Context: an optimization exercise on an open-source flow, tuned for small area, a short achievable clock period and few clock cycles per item. The choices shown serve that exercise and are no tape-out recipe.
Function was checked by simulation only, so behaviour that the tests miss may differ from the original.
Some runs may be left out. An edit can pass the tests and still lose a function that they never use.

run_1/layers.png
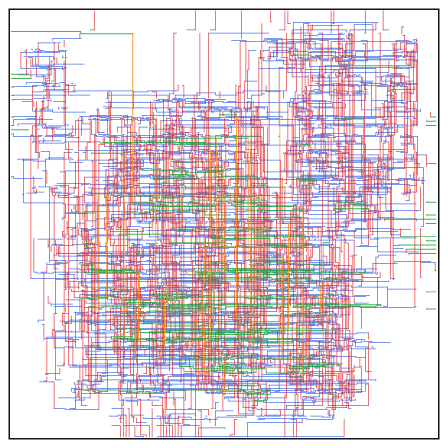
run_1/class_map.png
Scale bar: 50 um.
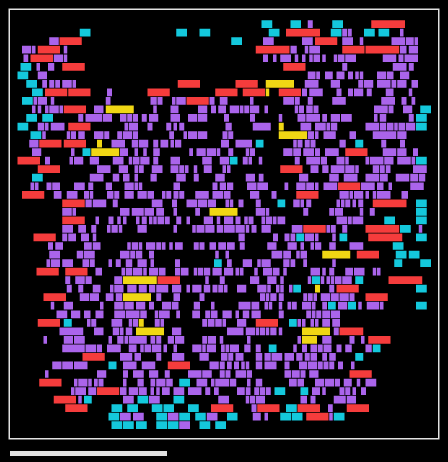
run_1/closeup.png
Region (24, 24) to (44, 44) um. Cells in grey, sequential cells in the stronger grey; small squares are vias.
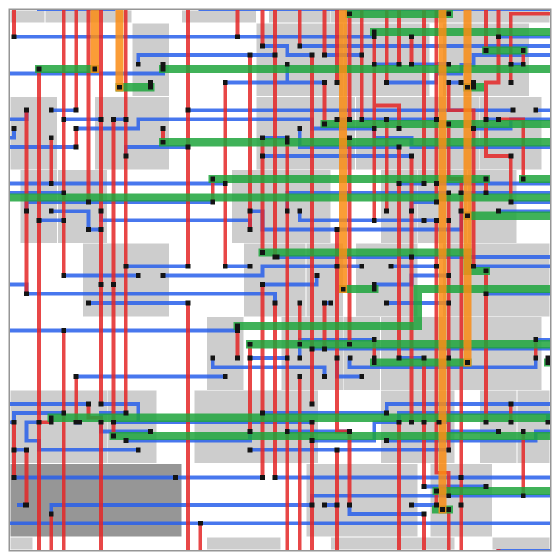
run_1/top_view.png
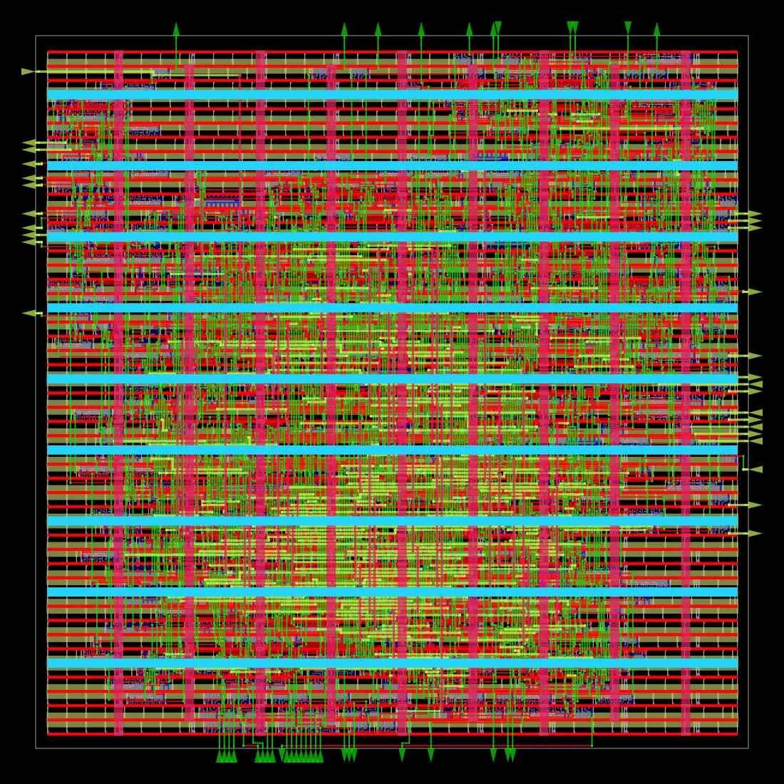
## flow/config.mk

```make
export PLATFORM = sky130hd
export DESIGN_NAME = DT
export DESIGN_NICKNAME = DT
export VERILOG_FILES = /design/flow/design.v
export SDC_FILE = /design/flow/constraint.sdc
export NUM_CORES = 4
export LEC_CHECK = 0
export CAP_MARGIN = 20
export CORE_MARGIN = 2
export CORE_UTILIZATION = 40
export SLEW_MARGIN = 20
```

## flow/constraint.sdc

```tcl
create_clock -name core_clock -period 5.0 [get_ports {clk}]
set_input_delay 1.0000 -clock core_clock [delete_from_list [all_inputs] [get_ports {clk}]]
set_output_delay 1.0000 -clock core_clock [all_outputs]
set_load 0.01 [all_outputs]
```

## flow/design.v

```verilog
module DT(
	input 			clk, 
	input			reset,
	output	reg		done ,
	output	reg		sti_rd ,
	output	reg 	[9:0]	sti_addr ,
	input		[15:0]	sti_di,
	output	reg		res_wr ,
	output	reg		res_rd ,
	output	reg 	[13:0]	res_addr ,
	output	reg 	[7:0]	res_do,
	input		[7:0]	res_di,
	output  reg fwpass_finish
	);
	reg[13:0] count ;
	reg[15:0] now_process ;
	reg[3:0] state ;
	reg[7:0] bc_pixel ;
	always @( posedge clk ) begin
		if ( !reset ) begin
			done = 0 ;
			sti_rd = 0 ;
			sti_addr = 0 ;
			res_addr = 0 ;
			res_wr = 0 ;
			res_rd = 0 ;
			res_do = 0 ;
			fwpass_finish = 0 ;
			count = 14'b00000010000001 ;
			state = 1 ;
		end
		else if ( !fwpass_finish ) begin
			if ( state == 1 ) begin
				sti_rd = 1 ;
				if ( count == 129 ) begin
					sti_addr = 8 ;
				end
				else begin
					sti_addr = sti_addr + 1 ;
				end
				state = 2 ;
			end
			else if ( state == 2 ) begin
				res_wr = 0 ;
				if ( sti_di[15 - count % 16] == 0 || count % 128 == 127 || count % 128 == 0 ) begin
					if ( 15 - count % 16 == 0 ) begin
						state = 1 ;
					end
					count = count + 1 ;
					if ( count == 16255 ) begin
						fwpass_finish = 1 ;
						state = 1 ;
						count = count - 1 ;
					end
				end
				else if ( sti_di[15 - count % 16] > 0 ) begin
					res_rd = 1 ;
					res_addr = count - 1 ;
					state = 3 ;
				end
			end
			else if ( state == 3 ) begin
				res_do = res_di ;
				res_addr = count - 129 ;
				res_rd = 1 ;
				state = 4 ;
			end
			else if ( state == 4 ) begin
				if ( res_do > res_di ) begin
					res_do = res_di ;
				end
				res_addr = count - 128 ;
				res_rd = 1 ;
				state = 5 ;
			end
			else if ( state == 5 ) begin
				if ( res_do > res_di ) begin
					res_do = res_di ;
				end
				res_addr = count - 127 ;
				res_rd = 1 ;
				state = 6 ;
			end
			else if ( state == 6 ) begin
				if ( res_do > res_di ) begin
					res_do = res_di + 1 ;
				end
				else begin
					res_do = res_do + 1 ;
				end
				res_addr = count ;
				res_wr = 1 ;
				if ( 15 - count % 16 == 0 ) begin
					state = 1 ;
				end
				else begin
					state = 2 ;
				end
				count = count + 1 ;
				if ( count == 16255 ) begin
					fwpass_finish = 1 ;
					state = 1 ;
					count = count - 1 ;
				end
			end
		end
		else if ( !done ) begin
			if ( state == 1 ) begin
				res_wr = 0 ;
				res_rd = 1 ;
				res_addr = count ;
				state = 2 ;
			end
			else if ( state == 2 ) begin
				res_wr = 0 ;
				if ( res_di == 0 || count % 128 == 127 || count % 128 == 0 ) begin
					count = count - 1 ;
					res_rd = 1 ;
					res_addr = count ;
					if ( count == 128 ) begin
						done = 1 ;
					end
				end
				else if ( res_di > 0 ) begin
					bc_pixel = res_di ;
					res_rd = 1 ;
					res_addr = count + 1 ;
					state = 3 ;
				end
			end
			else if ( state == 3 ) begin
				res_do = res_di ;
				res_addr = count + 129 ;
				res_rd = 1 ;
				state = 4 ;
			end
			else if ( state == 4 ) begin
				if ( res_do > res_di ) begin
					res_do = res_di ;
				end
				res_addr = count + 128 ;
				res_rd = 1 ;
				state = 5 ;
			end
			else if ( state == 5 ) begin
				if ( res_do > res_di ) begin
					res_do = res_di ;
				end
				res_addr = count + 127 ;
				res_rd = 1 ;
				state = 6 ;
			end
			else if ( state == 6 ) begin
				if ( res_do > res_di ) begin
					if ( res_di + 1 > bc_pixel ) begin
						res_do = bc_pixel ;
					end
					else begin
						res_do = res_di + 1 ;
					end
				end
				else begin
					if ( res_do + 1 > bc_pixel ) begin
						res_do = bc_pixel ;
					end
					else begin
						res_do = res_do + 1 ;
					end
				end
				res_addr = count ;
				res_wr = 1 ;
				state = 1 ;
				count = count - 1 ;
				if ( count == 128 ) begin
					done = 1 ;
				end
			end
		end
	end
endmodule
```

## flow/run.sh

```bash
#!/bin/bash
# synth_recipe.tcl (not shown) runs the flow's synth.tcl, then flattens the netlist and writes it again
# the make line also repeats each setting of config.mk as NAME=value (left out here)
make -C /OpenROAD-flow-scripts/flow DESIGN_CONFIG=/design/flow/config.mk WORK_HOME=/design/flow/orfs CLKGATE_MAP_FILE= SYNTH_SCRIPT=/design/flow/synth_recipe.tcl finish
```

==> metrics.csv, run 1 <==
stage,metric,value,unit
cts,root buffer cell,clkbuf_16,
finish,FF+latch count,62,
synthesis,Area contributors post-synth,"dfxtp_1, ha_1, xnor2_1",
finish,bufs w/o clock,84,
grt,GR Layer Usage met2,45.8,%
grt,first-pass GRT wire length,43000,um
placed_design,HPWL after DPL,20000,um
critical_path,Worst Setup Start Kind,primary input,
sta,Slew headroom,28.2,%
route,M1 WL,11900,um
sta,Worst Skew,0.00799,ns
die,Die Area,18600,um^2
route,met2 WL,11900,um
finish,Signal buf overhead,9.79,%
synthesis,Synth cell types,89,
sta,Final Hold Viols,0,
synthesis,share of the synthesized area in the top cell type,15.4,%
critical_path,"Worst Path Class, Setup",primary input to flip-flop,
route,Vias per Instance,6.56,
hold_path,Worst Hold End,res_rd$_SDFFE_PN0P_,
finish,Final #Nets,1034,
hold_path,hold wc startpoint,res_rd$_SDFFE_PN0P_,
cts,TritonCTS clock tree,done,
finish,Top class by area,multi-input combinational cells,
cts,CTS Buf Count,9,
critical_path,crit path cell chain,clkdlybuf4s50_1 > ha_1 > nand3_1 > nor3_1 > xnor2_1 > ha_1 > nand4_1 > or3_1 > o311a_1 > mux2_2 > a221o_1 > a221oi_1,
cts,CTS H-Tree Depth,3,
route,DRT iter0 DRCs,1114,
critical_path,crit path max-delay cell type,clkdlybuf4s50_1,
critical_path,FF-to-FF setup slack,1.28,ns
synthesis,"Cell Area, Synth",7010,um^2
sta,Final Max Tran Viols,0,
grt,most used routing layer,met2,
finish,Clock buf/inv share,3.65,%
critical_path,Critical Path Max Stage Delay,0.60,ns
sta,RSZ-0062 raised after global routing,no,
sta,# setup viols final,0,
cts,Max clock buf depth,2,
critical_path,"delay-heaviest family, CP",simple AND/OR/NAND/NOR gates,
placed_design,placed insts,1184,
die,Tap Count,225,
status,outcome,no timing/DRC/antenna violations,
critical_path,R2R cell count,8,
placed_design,placed cell areas,7730,um^2
placed_design,Port Buf Inserts,62,
synthesis,ys flop type,dfxtp_1,
cts,"CTS clk-pin slew, worst paths",0.06,ns
finish,Layout Cells excl Fill,1200,
synthesis,post-synth net total,1015,
synthesis,mean area per synthesized cell,7.38,um^2
finish,register area,1320,um^2
sta,Fmax achieved,247,MHz
cts,# clock sinks,62,
finish,layout cells sized above 1,8.31,%
critical_path,"Data arrival, critical path",4.29,ns
die,Starting Density,40.7,%
hold_path,hold crit path type,flip-flop to flip-flop,
route,ANT nets after route,0,
critical_path,endpoint of the worst register-to-register path,res_addr[1]$_SDFFE_PN0P_,
critical_path,cell mode on critical path,ha_1,
finish,"most common cell after layout, fill and taps aside",nor2_1,
critical_path,CP endpoint kind,flip-flop,
critical_path,"Buf+Inv Stages, Crit Path",1,
grt,met1 Track Usage GR,40.7,%
sta,Setup WS post-layout,0.957,ns
synthesis,Yosys top cell by area,dfxtp_1,
synthesis,sequential fraction of the synthesis area,18.8,%
sta,post-route minimum period,4.04,ns
placed_design,GP Congestion,0.987,
grt,grt total ovfl,0,
finish,multi-input combinational area share,65.1,%
finish,Multi-input gate area,5220,um^2
sta,Final period util,80.9,%
synthesis,Post-synth EDFFs,8,
cts,CTS Hold Bufs,0,
Testbench counts for the RTL of run 1, summed over its fixed seeds: cycles 1,627,629, images 24.
About layers.png:
[red] M2 | wire length: 11900 um
[blue] M1 | wire length: 11900 um
[orange] M4 | wire length: 1190 um
[green] M3 | wire length: 2830 um
Vias: 7868
per-cell routed wire length: 23.2 um
gr usage total: 30.3%

About class_map.png:
[yellow] clock drivers and dummy loads | cells: 16
[cyan] remaining buffers and delay cells | cells: 84
[purple] remaining logic cells | cells: 813
[red] registers | cells: 62
Seq area share: 16.5%
fin area: 8020 um^2
Util after Layout: 46.5%
Core Box Area: 17200 um^2
Core Rows: 48

About closeup.png:
[blue] M1
[red] M2
[orange] M4
[green] M3
sequential cells in the window: 1
most frequent: nor2_1 (4), and3_1 (3)
netlist names of flops here include: `count` (1)
cells with their middle in the window: 32

About top_view.png:
num ports: 63
Die Wd: 136 um
Die Ht: 136 um
final wirelength: 27800 um

## run 1: logic make-up after synthesis
| logic type | Yosys count | share of synthesized area [%] |
|---|---|---|
| AND/OR/NAND/NOR | 362 | 26.4 |
| AO/OA/AOI/OAI | 291 | 29.1 |
| buffers and inverters | 107 | 6.85 |
| XOR/XNOR | 66 | 8.35 |
| flip-flops | 62 | 18.8 |
| adder cells (fa/ha/maj) | 38 | 6.78 |
| multiplexers | 25 | 3.66 |
## run 1: how the worst max path moves through the flow
stage | startpoint | endpoint | slack (ns) | depth (start not counted)
3_3_place_gp | res_di[0] | res_do[2]$_SDFFE_PN0P_ | 0.78 | 12
2_1_floorplan | res_di[0] | res_do[2]$_SDFFE_PN0P_ | 1.63 | 11
5_1_grt | res_di[0] | res_do[2]$_SDFFE_PN0P_ | 0.61 | 12
4_1_cts | res_di[0] | res_do[2]$_SDFFE_PN0P_ | 0.98 | 12
3_5_place_dp | res_di[0] | res_do[2]$_SDFFE_PN0P_ | 0.65 | 12
6_report | res_di[0] | res_do[2]$_SDFFE_PN0P_ | 0.96 | 12
run_1/port_trees.png
Scale bar: 50 um.
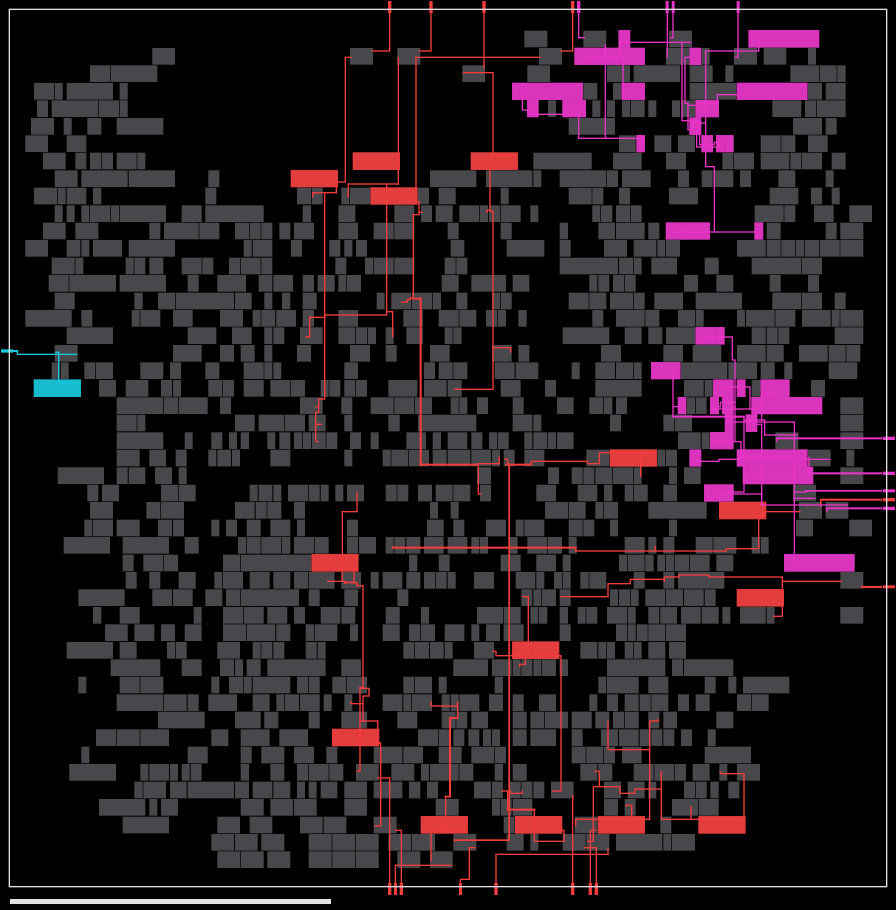

## Run 2: files that changed since run 1, shown whole
==> flow/design.v <==
module DT(
	input 			clk,
	input			reset,
	output	reg		done ,
	output	reg		sti_rd ,
	output	reg 	[9:0]	sti_addr ,
	input		[15:0]	sti_di,
	output	reg		res_wr ,
	output	reg		res_rd ,
	output	reg 	[13:0]	res_addr ,
	output	reg 	[7:0]	res_do,
	input		[7:0]	res_di,
	output  reg fwpass_finish
	);
	localparam [3:0] S_IDLE = 4'd0,   
	                 S_WS   = 4'd1,   
	                 S_PR0  = 4'd2,   
	                 S_PR1  = 4'd3,   
	                 S_PR2  = 4'd4,   
	                 S_FR   = 4'd5,   
	                 S_FB   = 4'd6,   
	                 S_FW   = 4'd7,   
	                 S_BF   = 4'd8,   
	                 S_BR   = 4'd9,   
	                 S_BB   = 4'd10,  
	                 S_BW   = 4'd11,  
	                 S_DONE = 4'd12;
	reg [3:0]  state;
	reg        bwd;
	reg [9:0]  wi;         
	reg [3:0]  j;          
	reg [15:0] rem;        
	reg [15:0] nw;         
	reg [6:0]  wa, wb, wc;   
	reg [6:0]  lv;         
	reg [6:0]  fcap;       
	wire       rem_nz = |rem;
	wire       nw_nz  = |nw;
	wire [15:0] src   = rem_nz ? rem : nw;
	wire       found  = rem_nz | nw_nz;
	reg  [3:0] jq;
	integer k;
	always @(*) begin
		jq = 4'd0;
		for (k = 15; k >= 0; k = k - 1)
			if (src[k]) jq = k[3:0];
	end
	wire [15:0] ohq = 16'd1 << jq;
	wire [17:0] ext = {nw[1:0], rem};
	wire [4:0]  j1 = {1'b0, j} + 5'd1;
	wire [4:0]  j2 = {1'b0, j} + 5'd2;
	wire        n1 = ext[j1];
	wire        n2 = ext[j2];
	wire [9:0]  lw = sti_addr ^ {10{bwd}};    
	reg  [15:0] din;
	integer kd;
	always @(*) begin
		for (kd = 0; kd < 16; kd = kd + 1)
			din[kd] = bwd ? sti_di[kd] : sti_di[15-kd];
		if (lw[9:3] == 7'd0 || lw[9:3] == 7'd127) din = 16'd0;
		if (lw[2:0] == 3'd0) din[0] = 1'b0;
		if (lw[2:0] == 3'd7) din[15] = 1'b0;
	end
	wire [6:0] m1 = (lv < wa) ? lv : wa;
	wire [6:0] m2 = (wb < wc) ? wb : wc;
	wire [6:0] mc = ((m1 < m2) ? m1 : m2) + 7'd1;
	wire       chg = fcap > res_do[6:0];
	wire [6:0] row  = wi[9:3];
	wire [6:0] col  = {wi[2:0], j};
	wire [6:0] rowm = row - 7'd1;
	wire [9:0] wi1  = wi + 10'd1;
	wire in_pix = (state != S_IDLE);
	wire fin = (state == S_WS && !n1) || state == S_PR2 || state == S_FW ||
	           state == S_BW || ((state == S_BR || state == S_BB) && !chg) ||
	           state == S_IDLE;
	wire nx = in_pix && n1;    
	reg [3:0]  st_n;
	reg [13:0] a_n;
	reg        rd_n, wr_n;
	always @(*) begin
		st_n = state; a_n = {row, col}; rd_n = 1'b0; wr_n = 1'b0;
		case (state)
			S_WS:  if (n1) begin st_n = S_PR0; a_n = {rowm, col}; rd_n = 1'b1; end
			S_PR0: begin st_n = S_PR1; a_n = {rowm, col + 7'd1}; rd_n = 1'b1; end
			S_PR1: begin st_n = S_PR2; a_n = {rowm, col + 7'd2}; rd_n = 1'b1; end
			S_FR, S_FB: begin st_n = S_FW; wr_n = 1'b1; end
			S_BF:  if (n1) begin st_n = S_BR; a_n = {rowm, col + 7'd2}; rd_n = 1'b1; end
			       else st_n = S_BB;
			S_BR, S_BB: if (chg) begin st_n = S_BW; wr_n = 1'b1; end
			default: ;
		endcase
		if (fin) begin
			if (nx) begin
				if (bwd) begin st_n = S_BF; a_n = {row, col + 7'd1}; rd_n = 1'b1; end
				else if (n2) begin st_n = S_FR; a_n = {rowm, col + 7'd3}; rd_n = 1'b1; end
				else if (state == S_PR2) st_n = S_FB;
				else begin st_n = S_FW; a_n = {row, col + 7'd1}; wr_n = 1'b1; end
			end else if (found) begin
				st_n = S_WS; wr_n = 1'b1;
				a_n = rem_nz ? {wi, jq} : {wi1, jq};
			end else
				st_n = S_IDLE;
		end
	end
	wire shift = state == S_PR0 || state == S_PR1 || state == S_PR2 ||
	             state == S_FR || state == S_BR;
	wire pass_end = state == S_IDLE && wi[9:3] == 7'd127;
	always @(posedge clk) begin
		if (!reset) begin
			state <= S_IDLE;
			bwd <= 1'b0;
			done <= 1'b0;
			fwpass_finish <= 1'b0;
			sti_rd <= 1'b1;
			sti_addr <= 10'd7;
			wi <= 10'd5;
			j <= 4'd0;
			rem <= 16'd0;
			nw <= 16'd0;
			res_rd <= 1'b0;
			res_wr <= 1'b0;
			res_addr <= 14'd0;
			res_do <= 8'd0;
			lv <= 7'd0;
		end else if (state == S_DONE) begin
			res_rd <= 1'b0;
			res_wr <= 1'b0;
		end else if (pass_end) begin
			res_rd <= 1'b0;
			res_wr <= 1'b0;
			if (bwd) begin
				done <= 1'b1;
				state <= S_DONE;
			end else begin
				fwpass_finish <= 1'b1;
				bwd <= 1'b1;
				wi <= 10'd5;
				rem <= 16'd0;
				nw <= 16'd0;
				sti_addr <= 10'd1016;
			end
		end else begin
			state <= st_n;
			res_rd <= rd_n;
			res_wr <= wr_n;
			res_addr <= a_n ^ {14{bwd}};
			if (fin) begin
				j <= jq;
				if (rem_nz)
					rem <= rem & ~ohq;
				else begin
					rem <= nw & ~ohq;
					nw <= din;
					wi <= wi1;
					sti_addr <= bwd ? sti_addr - 10'd1 : sti_addr + 10'd1;
				end
			end
			if (fin && !nx && found) begin
				res_do <= 8'd1;
				lv <= 7'd1;
			end else if (!bwd && st_n == S_FW) begin
				res_do <= {1'b0, mc};
				lv <= mc;
			end else if (state == S_BF)
				res_do <= {1'b0, mc};
			if (state == S_BR || state == S_BB)
				lv <= chg ? res_do[6:0] : fcap;
		end
	end
	always @(posedge clk) begin
		if (state == S_BF) fcap <= res_di[6:0];
		if (shift) begin
			wc <= res_di[6:0];
			wb <= wc;
			wa <= wb;
		end
	end
endmodule
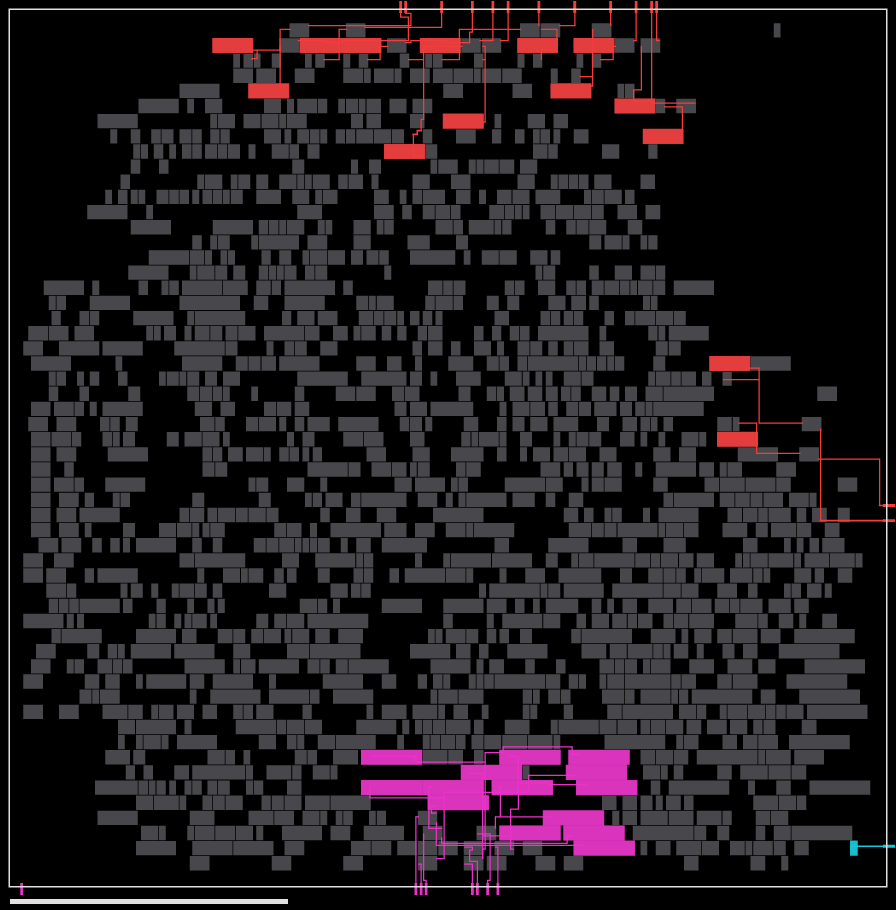
run_2/port_trees.png
Scale bar: 50 um.
[magenta] `res_di` | direction: input | edge: bottom | end cells: 14 | buffers: 7 | wire: 317 um
[red] `res_addr` | direction: output | edge: 12 top, 2 right | end cells: 14 | buffers: 14 | wire: 390 um
[cyan] `sti_rd` | direction: output | edge: right | end cells: 1 | buffers: 0 | wire: 6.30 um

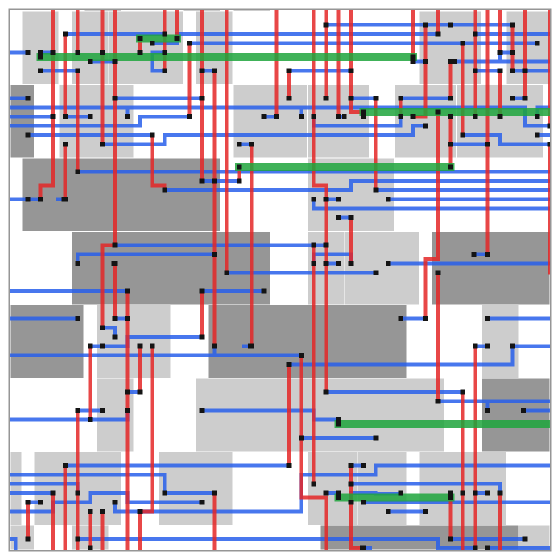
run_2/closeup.png
Region (29, 29) to (49, 49) um. Cells in grey, sequential cells in the stronger grey; small squares are vias.
[blue] M1
[green] M3
[red] M2
most frequent: dfxtp_1 (4), nand2_1 (3), a31oi_1 (3)
sequential cells in the window: 4
netlist names of flops here include: `rem` (3), `sti_addr` (1)
cells with their middle in the window: 27

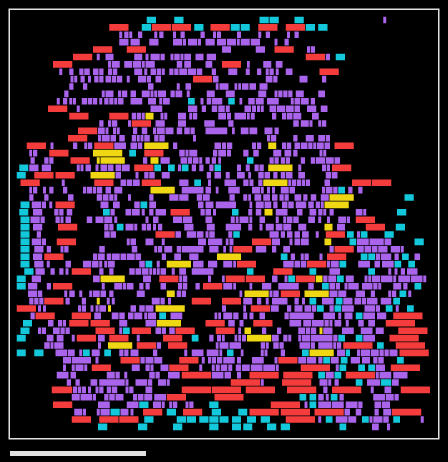
run_2/class_map.png
Scale bar: 50 um.
[red] registers | cells: 121
[yellow] clock drivers and dummy loads | cells: 32
[purple] remaining logic cells | cells: 987
[cyan] remaining buffers and delay cells | cells: 130

==> run 2 against run 1 <==
Net effect:
- die area rose by 33%
- still clean
- register-to-register slack got worse by 1.0 ns
- utilization rose by 2.0 points
- critical path depth rose by 9
- clock skew rose by 0.0035 ns
==> metrics.csv, run 2 <==
stage,metric,value,unit,change
route,Vias per Instance,6.14,,-6.4%
grt,first-pass GRT wire length,48900,um,+14%
die,Die Wd,157,um,+15%
synthesis,multiplexer share of the synthesized area,7.81,%,+4.2 points
grt,gr usage total,25.1,%,-5.2 points
finish,Final #Nets,1325,,+28%
grt,grt total ovfl,0,,unchanged
route,per-cell routed wire length,19.5,um,-16%
sta,Final Max Tran Viols,0,,unchanged
synthesis,mean area per synthesized cell,7.95,um^2,+7.8%
synthesis,XOR/XNOR share of the synthesized area,3.54,%,-4.8 points
synthesis,Post-Synth Simple-Gate Area,23.5,%,-3.0 points
synthesis,Yosys top cell by area,dfxtp_1,,
route,DRT iter0 DRCs,1025,,-8.0%
placed_design,placed cell areas,10600,um^2,+37%
sta,Fmax achieved,212,MHz,-14%
cts,CTS Hold Bufs,0,,unchanged
critical_path,"Worst Path Class, Setup",flip-flop to flip-flop,,
cts,TritonCTS clock tree,done,,
synthesis,largest family of logic cells by synthesized area,compound AO/OA/AOI/OAI gates,,
route,Vias,9755,,+24%
cts,Max clock buf depth,2,,unchanged
grt,GR Layer Usage met2,38.9,%,-6.8 points
critical_path,CP startpoint,wa[5]$_DFFE_PP_,,
sta,post-route minimum period,4.73,ns,+0.685 ns
critical_path,CP endpoint kind,flip-flop,,
cts,CTS H-Tree Depth,4,,+1
sta,Final period util,94.6,%,+14 points
grt,met1 Track Usage GR,33.6,%,-7.1 points
critical_path,CP Capture Point,lv[4]$_SDFFE_PN0P_,,
die,Die Area,24800,um^2,+33%
synthesis,compound-gate portion of the synthesized area,25.7,%,-3.4 points
sta,# setup viols final,0,,unchanged
placed_design,HPWL after DPL,22700,um,+13%
critical_path,"Data arrival, critical path",5.01,ns,+0.72 ns
hold_path,hold wc startpoint,res_addr[1]$_SDFFE_PN0P_,,
synthesis,post-synth net total,1251,,+23%
cts,root buffer cell,clkbuf_16,,
die,Starting Density,40.4,%,-0.27 points
synthesis,"Cell Area, Synth",9400,um^2,+34%
finish,layout cells sized above 1,12.6,%,+4.3 points
grt,vias in the first global route,8998,,
grt,most used routing layer,met2,,
die,Die Ht,157,um,+15%
sta,Final Hold Viols,0,,unchanged
finish,"most common cell after layout, fill and taps aside",nor2_1,,
synthesis,sequential fraction of the synthesis area,28.7,%,+9.9 points
critical_path,Worst Setup Start Kind,flip-flop,,
synthesis,Area contributors post-synth,"dfxtp_1, edfxtp_1, mux2i_1",,
synthesis,Synth cell types,93,,+4.5%
synthesis,Post-synth EDFFs,28,,+20
route,M1 WL,13900,um,+17%
die,Core Rows,56,,+17%
die,Core Box Area,23300,um^2,+35%
sta,Slew headroom,29.8,%,+1.6 points
cts,CTS Buf Count,17,,+8
cts,post-CTS sizing,1,,
route,ANT nets after route,0,,unchanged
route,met2 WL,13800,um,+16%
finish,Layout Cells excl Fill,1589,,+32%
finish,fin area,11300,um^2,+41%
synthesis,adder-cell area share of the yosys netlist,5.67,%,-1.1 points
placed_design,GP Congestion,1.00,,+1.6%
synthesis,share of the synthesized area in the top cell type,19.8,%,+4.4 points
critical_path,FF-to-FF setup slack,0.27,ns,-1.01 ns
sta,Worst Skew,0.0114,ns,+0.00345 ns
status,outcome,no timing/DRC/antenna violations,,
cts,# clock sinks,121,,+95%
die,num ports,63,,unchanged
placed_design,placed insts,1549,,+31%
critical_path,endpoint of the worst register-to-register path,lv[4]$_SDFFE_PN0P_,,
critical_path,R2R cell count,21,,+13
sta,Setup WS post-layout,0.272,ns,-0.685 ns
finish,Util after Layout,48.5,%,+2.0 points
cts,"CTS clk-pin slew, worst paths",0.06,ns,about the same
route,final wirelength,31000,um,+12%
hold_path,hold crit path type,flip-flop to flip-flop,,
hold_path,Worst Hold End,res_addr[1]$_SDFFE_PN0P_,,
Testbench counts for the RTL of run 2, summed over its fixed seeds: cycles 444,873, images 24.
==> run 2: cell count changes after synthesis, moves of 22 or more <==
cell | before | now
a21oi_1 | 68 | 94
xnor2_1 | 48 | 26
nor2_1 | 94 | 122
nor3_1 | 25 | 55
dfxtp_1 | 54 | 93
mux2i_1 | 20 | 52
==> run 2: area by class of cell <==
type	count	area [um^2]
well taps	319	399
multi-input cells	947	6330
inverters	40	150
clock buffers	17	425
clock inverters	15	150
repair buffers	130	1120
fillers	2320	12000
flip-flops and latches	121	2700
==> run 2: worst max-delay path, cell delays in order, from the launching register on <==
cell and delay [ns]:
edfxtp_1 0.43, inv_1 0.13, ha_1 0.24, o21a_1 0.19, or2_2 0.28, a21boi_2 0.21
buf_4 0.20, mux2_2 0.30, ha_1 0.35, nand4_1 0.15, buf_4 0.17, a211o_2 0.34
nand3_1 0.13, o21a_1 0.20, ha_4 0.21, buf_4 0.14, nand3_1 0.08, mux2i_1 0.17
xnor2_1 0.08, mux2_2 0.28, a31oi_2 0.20, o22ai_1 0.10
run_2/layers.png
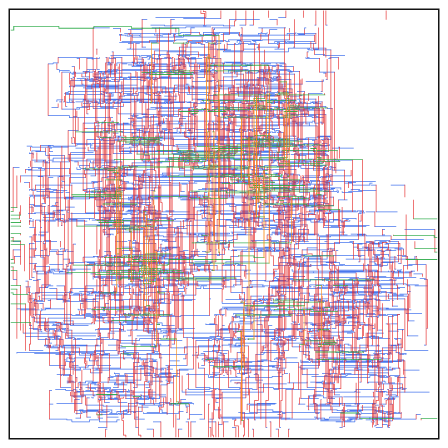

## Run 3: files that changed since run 2, shown whole
==> flow/design.v <==
module DT(
	input 			clk,
	input			reset,
	output	reg		done ,
	output	reg		sti_rd ,
	output	 	[9:0]	sti_addr ,
	input		[15:0]	sti_di,
	output	reg		res_wr ,
	output	reg		res_rd ,
	output	reg 	[13:0]	res_addr ,
	output	 	[7:0]	res_do,
	input		[7:0]	res_di,
	output  reg fwpass_finish
	);
	localparam [3:0] S_IDLE = 4'd0,   
	                 S_WS   = 4'd1,   
	                 S_PR0  = 4'd2,   
	                 S_PR1  = 4'd3,   
	                 S_PR2  = 4'd4,   
	                 S_FR   = 4'd5,   
	                 S_FW   = 4'd6,   
	                 S_BF   = 4'd7,   
	                 S_BR   = 4'd8,   
	                 S_BW   = 4'd9,   
	                 S_DONE = 4'd10;
	reg [3:0]  state;
	reg        bwd;
	reg [9:0]  wi;         
	reg [9:0]  ms;         
	reg [3:0]  j;          
	reg [15:0] rem;        
	reg [6:0]  wa, wb, wc;   
	reg [6:0]  lv;         
	reg [6:0]  fcap;       
	reg [6:0]  dv;         
	assign sti_addr = ms ^ {10{bwd}};
	assign res_do = {1'b0, dv};
	reg  [15:0] din;
	integer kd;
	always @(*) begin
		for (kd = 0; kd < 16; kd = kd + 1)
			din[kd] = bwd ? sti_di[kd] : sti_di[15-kd];
		if (ms[9:3] == 7'd0 || ms[9:3] == 7'd127) din = 16'd0;
		if (ms[2:0] == 3'd0) din[0] = 1'b0;
		if (ms[2:0] == 3'd7) din[15] = 1'b0;
	end
	wire        rem_nz = |rem;
	wire        din_nz = |din;
	wire [15:0] src    = rem_nz ? rem : din;
	wire        found  = rem_nz | din_nz;
	wire [15:0] below;     
	genvar g;
	assign below[0] = 1'b0;
	generate for (g = 1; g < 16; g = g + 1) begin : pe
		assign below[g] = below[g-1] | src[g-1];
	end endgenerate
	wire [15:0] ohq = src & ~below;
	wire [3:0]  jq  = {|ohq[15:8], |{ohq[15:12], ohq[7:4]},
	                   |{ohq[15:14], ohq[11:10], ohq[7:6], ohq[3:2]},
	                   |{ohq[15], ohq[13], ohq[11], ohq[9], ohq[7], ohq[5], ohq[3], ohq[1]}};
	wire [15:0] ohj = 16'd1 << j;
	wire        n1  = |(rem & {ohj[14:0], 1'b0}) | (ohj[15] & din[0]);
	wire [6:0] m1 = (lv < wa) ? lv : wa;
	wire [6:0] m2 = (wb < wc) ? wb : wc;
	wire [6:0] mc = ((m1 < m2) ? m1 : m2) + 7'd1;
	wire       chg = fcap > dv;
	wire [6:0] row  = wi[9:3];
	wire [6:0] col  = {wi[2:0], j};
	wire [6:0] rowm = row - 7'd1;
	wire fin = state == S_IDLE || (state == S_WS && !n1) || state == S_PR2 ||
	           state == S_FW || state == S_BW || (state == S_BR && !chg);
	wire nx  = state != S_IDLE && n1;    
	reg [3:0]  st_n;
	reg [13:0] a_n;
	reg        rd_n, wr_n;
	always @(*) begin
		st_n = state; a_n = {row, col}; rd_n = 1'b0; wr_n = 1'b0;
		case (state)
			S_WS:  begin st_n = S_PR0; a_n = {rowm, col}; rd_n = 1'b1; end
			S_PR0: begin st_n = S_PR1; a_n = {rowm, col + 7'd1}; rd_n = 1'b1; end
			S_PR1: begin st_n = S_PR2; a_n = {rowm, col + 7'd2}; rd_n = 1'b1; end
			S_FR:  begin st_n = S_FW; wr_n = 1'b1; end
			S_BF:  begin st_n = S_BR; a_n = {rowm, col + 7'd2}; rd_n = 1'b1; end
			S_BR:  begin st_n = S_BW; wr_n = 1'b1; end
			default: ;
		endcase
		if (fin) begin
			if (nx) begin
				rd_n = 1'b1; wr_n = 1'b0;
				if (bwd) begin st_n = S_BF; a_n = {row, col + 7'd1}; end
				else     begin st_n = S_FR; a_n = {rowm, col + 7'd3}; end
			end else if (found) begin
				st_n = S_WS; wr_n = 1'b1; rd_n = 1'b0;
				a_n = {rem_nz ? wi : ms, jq};
			end else begin
				st_n = S_IDLE; wr_n = 1'b0; rd_n = 1'b0;
			end
		end
	end
	wire shift = state == S_PR0 || state == S_PR1 || state == S_PR2 ||
	             state == S_FR || state == S_BR;
	wire pass_end = state == S_IDLE && wi[9:3] == 7'd127;
	always @(posedge clk) begin
		if (!reset) begin
			state <= S_IDLE;
			bwd <= 1'b0;
			done <= 1'b0;
			fwpass_finish <= 1'b0;
			sti_rd <= 1'b1;
			ms <= 10'd7;
			wi <= 10'd6;
			j <= 4'd0;
			rem <= 16'd0;
			res_rd <= 1'b0;
			res_wr <= 1'b0;
			res_addr <= 14'd0;
			dv <= 7'd0;
			lv <= 7'd0;
		end else if (state == S_DONE) begin
			res_rd <= 1'b0;
			res_wr <= 1'b0;
		end else if (pass_end) begin
			res_rd <= 1'b0;
			res_wr <= 1'b0;
			if (bwd) begin
				done <= 1'b1;
				state <= S_DONE;
			end else begin
				fwpass_finish <= 1'b1;
				bwd <= 1'b1;
				wi <= 10'd6;
				ms <= 10'd7;
				rem <= 16'd0;
			end
		end else begin
			state <= st_n;
			res_rd <= rd_n;
			res_wr <= wr_n;
			res_addr <= a_n ^ {14{bwd}};
			if (fin) begin
				j <= jq;
				if (rem_nz)
					rem <= rem & ~ohq;
				else begin
					rem <= din & ~ohq;
					wi <= ms;
					ms <= ms + 10'd1;
				end
			end
			if (fin && !nx && found) begin
				dv <= 7'd1;
				lv <= 7'd1;
			end else if (state == S_FR) begin
				dv <= mc;
				lv <= mc;
			end else if (state == S_BF)
				dv <= mc;
			if (state == S_BR)
				lv <= chg ? dv : fcap;
		end
	end
	always @(posedge clk) begin
		if (state == S_BF) fcap <= res_di[6:0];
		if (shift) begin
			wc <= res_di[6:0];
			wb <= wc;
			wa <= wb;
		end
	end
endmodule
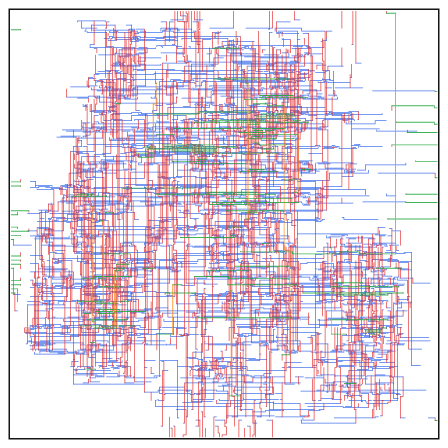
run_3/layers.png
final wirelength: 22900 um
gr usage total: 22.9%
per-cell routed wire length: 19.0 um
Vias: 7251

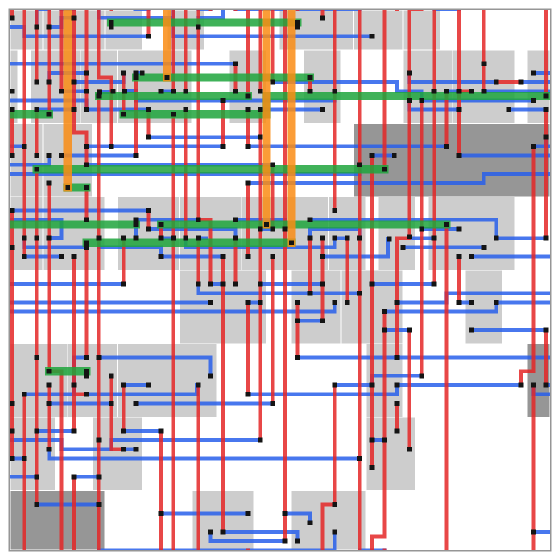
run_3/closeup.png
Region (25, 25) to (45, 45) um. Cells in grey, sequential cells in the stronger grey; small squares are vias.
[blue] M1
[red] M2
[green] M3
[orange] M4
sequential cells in the window: 1
cells with their middle in the window: 37
netlist names of flops here include: `rem` (1)
most frequent: nor2_1 (9), a21oi_1 (4), a31oi_1 (3)

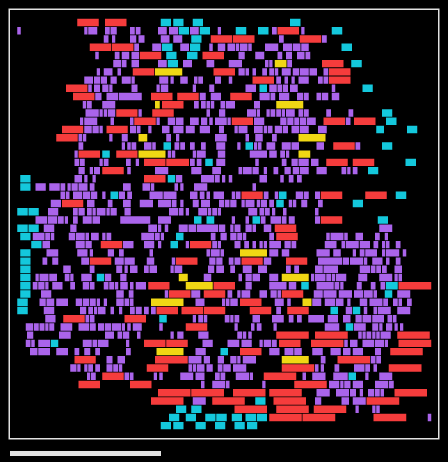
run_3/class_map.png
Scale bar: 50 um.
Seq area share: 27.0%
Core Rows: 50

==> run 3 against run 2 <==
Net effect:
- still clean
- design area down 23%
- utilization shrank 1.6 points
- flip-flop and latch count down 17
- global-route usage fell by 2.2 points
- critical endpoint is now lv[6]$_SDFFE_PN0P_
==> metrics.csv, run 3 <==
stage,metric,value,unit,change
status,outcome,no timing/DRC/antenna violations,,
sta,Slew headroom,35.4,%,+5.6 points
die,Die Wd,141,um,-10%
placed_design,HPWL after DPL,16900,um,-26%
sta,Hold WS,0.452,ns,
finish,Final #Nets,1032,,-22%
cts,"CTS clk-pin slew, worst paths",0.08,ns,+0.02 ns
critical_path,CP endpoint kind,flip-flop,,
hold_path,hold wc startpoint,wc[6]$_DFFE_PP_,,
critical_path,Stages on worst setup path,18,,-14%
synthesis,mean area per synthesized cell,8.15,um^2,+2.5%
route,M1 WL,10600,um,-24%
finish,Util after Layout,46.9,%,-1.6 points
cts,root buffer cell,clkbuf_16,,
hold_path,Worst Hold End,wb[6]$_DFFE_PP_,,
critical_path,critical path data required time,5.26,ns,
run,Max-Cap Viols,0,,
finish,"most common cell after layout, fill and taps aside",nor2_1,,
sta,Setup WS post-layout,0.335,ns,+0.0635 ns
hold_path,Cells on Worst Hold Path,0,,
cts,# clock sinks,104,,-14%
grt,pin count of the biggest net entering global routing,36,,
cts,setup repair bufs after CTS,0,,
finish,fill count,1883,,-19%
finish,diodes inserted,0,,
critical_path,CP Capture Point,lv[6]$_SDFFE_PN0P_,,
synthesis,most frequent cell after synthesis,nor2_1,,
cts,CTS H-Tree Depth,3,,-1
cts,clock latency on the worst-skew pair,0.37,ns,
cts,CTS Hold Bufs,0,,unchanged
route,Routed met3 length,1320,um,
synthesis,Post-synth EDFFs,28,,unchanged
synthesis,post-synth net total,994,,-21%
die,num ports,63,,unchanged
critical_path,R2R cell count,18,,-14%
critical_path,crit path cell chain,ha_1 > a21o_1 > a221o_1 > a31oi_1 > buf_4 > mux2i_2 > ha_1 > a21o_1 > a21o_1 > a211oi_1 > and3_2 > mux2i_2 > ha_2 > nand3b_1 > mux2i_2 > xnor2_2 > nor4_1 > o31a_1,,
die,Core Box Area,18600,um^2,-20%
placed_design,GP Congestion,0.944,,-5.8%
synthesis,Area contributors post-synth,"dfxtp_1, edfxtp_1, ha_1",,
synthesis,most frequent cells after synthesis,"nor2_1, nand2_1, dfxtp_1",,
critical_path,r2r startpoint,wb[4]$_DFFE_PP_,,
critical_path,CP startpoint,wb[4]$_DFFE_PP_,,
grt,vias in the first global route,6821,,-24%
critical_path,"Worst Path Class, Setup",flip-flop to flip-flop,,
cts,TritonCTS clock tree,done,,
placed_design,placed cell areas,8380,um^2,-21%
route,DRT iter0 DRCs,511,,-50%
sta,Final Max Tran Viols,0,,unchanged
grt,first-pass GRT wire length,36800,um,-25%
grt,GR Layer Usage met2,36.8,%,-2.1 points
critical_path,crit path max-delay cell type,edfxtp_1,,
sta,RSZ-0062 raised after global routing,no,,
route,Vias per Instance,6.02,,-2.0%
sta,Final Hold Viols,0,,unchanged
grt,met1 Track Usage GR,31.8,%,-1.8 points
die,Die Ht,141,um,-10%
synthesis,Synth cell types,77,,-17%
sta,setup total negative slack,0,ns,
finish,layout cells sized above 1,8.65,%,-3.9 points
critical_path,FF-to-FF setup slack,0.34,ns,+0.06 ns
sta,Worst Skew,0.00848,ns,-0.00296 ns
synthesis,Post-synth ARST share,0,%,
sta,post-route minimum period,4.66,ns,-0.0635 ns
synthesis,Yosys top cell by area,dfxtp_1,,
sta,Fmax achieved,214,MHz,+1.4%
synthesis,share of the synthesized area in the top cell type,20.1,%,+0.32 points
synthesis,sequential fraction of the synthesis area,31.2,%,+2.5 points
grt,grt met3 use,3.10,%,
critical_path,"Data arrival, critical path",4.93,ns,-0.08 ns
route,residual DRC count,0,,
cts,CTS Buf Count,9,,-8
route,ANT nets after route,0,,unchanged
die,Die Area,20000,um^2,-19%
placed_design,placed insts,1189,,-23%
critical_path,Critical Path Max Stage Delay,0.46,ns,+0.03 ns
cts,Max clock buf depth,2,,unchanged
critical_path,"Buf+Inv Stages, Crit Path",1,,-3
critical_path,"delay-heaviest family, CP",compound AO/OA/AOI/OAI gates,,
synthesis,"Cell Area, Synth",7560,um^2,-20%
route,met2 WL,10500,um,-24%
finish,max FFs per register,15,,
finish,fin area,8740,um^2,-23%
cts,post-CTS sizing,0,,-1
grt,most used routing layer,met2,,
sta,# setup viols final,0,,unchanged
critical_path,endpoint of the worst register-to-register path,lv[6]$_SDFFE_PN0P_,,
critical_path,Worst Setup Start Kind,flip-flop,,
sta,Final period util,93.3,%,-1.3 points
grt,grt total ovfl,0,,unchanged
die,Starting Density,40.6,%,+0.14 points
finish,Layout Cells excl Fill,1205,,-24%
hold_path,hold crit path type,flip-flop to flip-flop,,
Testbench counts for the RTL of run 3, summed over its fixed seeds: cycles 448,244, images 24.
-- run 3: logic make-up (layout without fill, tap and decap cells) --
| kind of cell | count (synthesis) | after routing | synth area share (%) |
|---|---|---|---|
| and+or+nand+nor | 335 | 335 | 22.1 |
| AOI/OAI and AO/OA | 274 | 274 | 24.9 |
| DFF | 104 | 104 | 31.2 |
| buffers and inverters | 104 | 147 | 5.76 |
| muxes | 48 | 48 | 6.78 |
| adders and majority gates | 40 | 40 | 6.62 |
| xor gates and xnor gates | 21 | 21 | 2.43 |
| other | 2 | 2 | 0.0993 |
-- run 3: area by class of cell --
| type | instances | area (um^2) | area share [%] |
|---|---|---|---|
| multi-input combinational | 720 | 4810 | 55.1 |
| sequential | 104 | 2360 | 27.0 |
| timing repair buffer | 85 | 790 | 9.03 |
| tap | 234 | 293 | 3.35 |
| clock buffer | 9 | 225 | 2.58 |
| inverter | 46 | 173 | 1.98 |
| clock inverter | 7 | 83.8 | 0.959 |

[static timing again, ports no longer ideal]
The results above use ideal ports. As a check the final layouts listed here were re-extracted and re-timed, cells and wires unchanged.
Step 1 (the two cells are an assumption about what drives the block):
set clk [get_ports {clk}]
set_driving_cell -lib_cell sky130_fd_sc_hd__clkbuf_16 $clk
set_driving_cell -lib_cell sky130_fd_sc_hd__buf_2 [delete_from_list [all_inputs] $clk]
Step 2 moves the port delays by t, midway between the first and last clock arrival at a register: inputs arrive t later, outputs are due t later. That takes back most of the time a late clock gives input paths.
Slacks: no drivers / after step 1 / after step 2; pairs: no drivers / after step 1.
| run | t, ns | setup slack, ns | slew at the worst register clock pin (ns) | cell pins on the clock port's net |
|---|---|---|---|---|
| run 1 | 0.385 | 0.957 / 0.966 / 0.581 | 0.06 / 0.06 | 1 |
| run 2 | 0.474 | 0.272 / 0.272 / 0.272 | 0.06 / 0.06 | 1 |
| run 3 | 0.406 | 0.335 / 0.335 / 0.335 | 0.08 / 0.08 | 1 |
After both steps setup and hold are still met in every run listed. For run 1, which loses most, drivers alone change the setup slack by +0.009 ns; drivers and shift together by -0.376 ns.
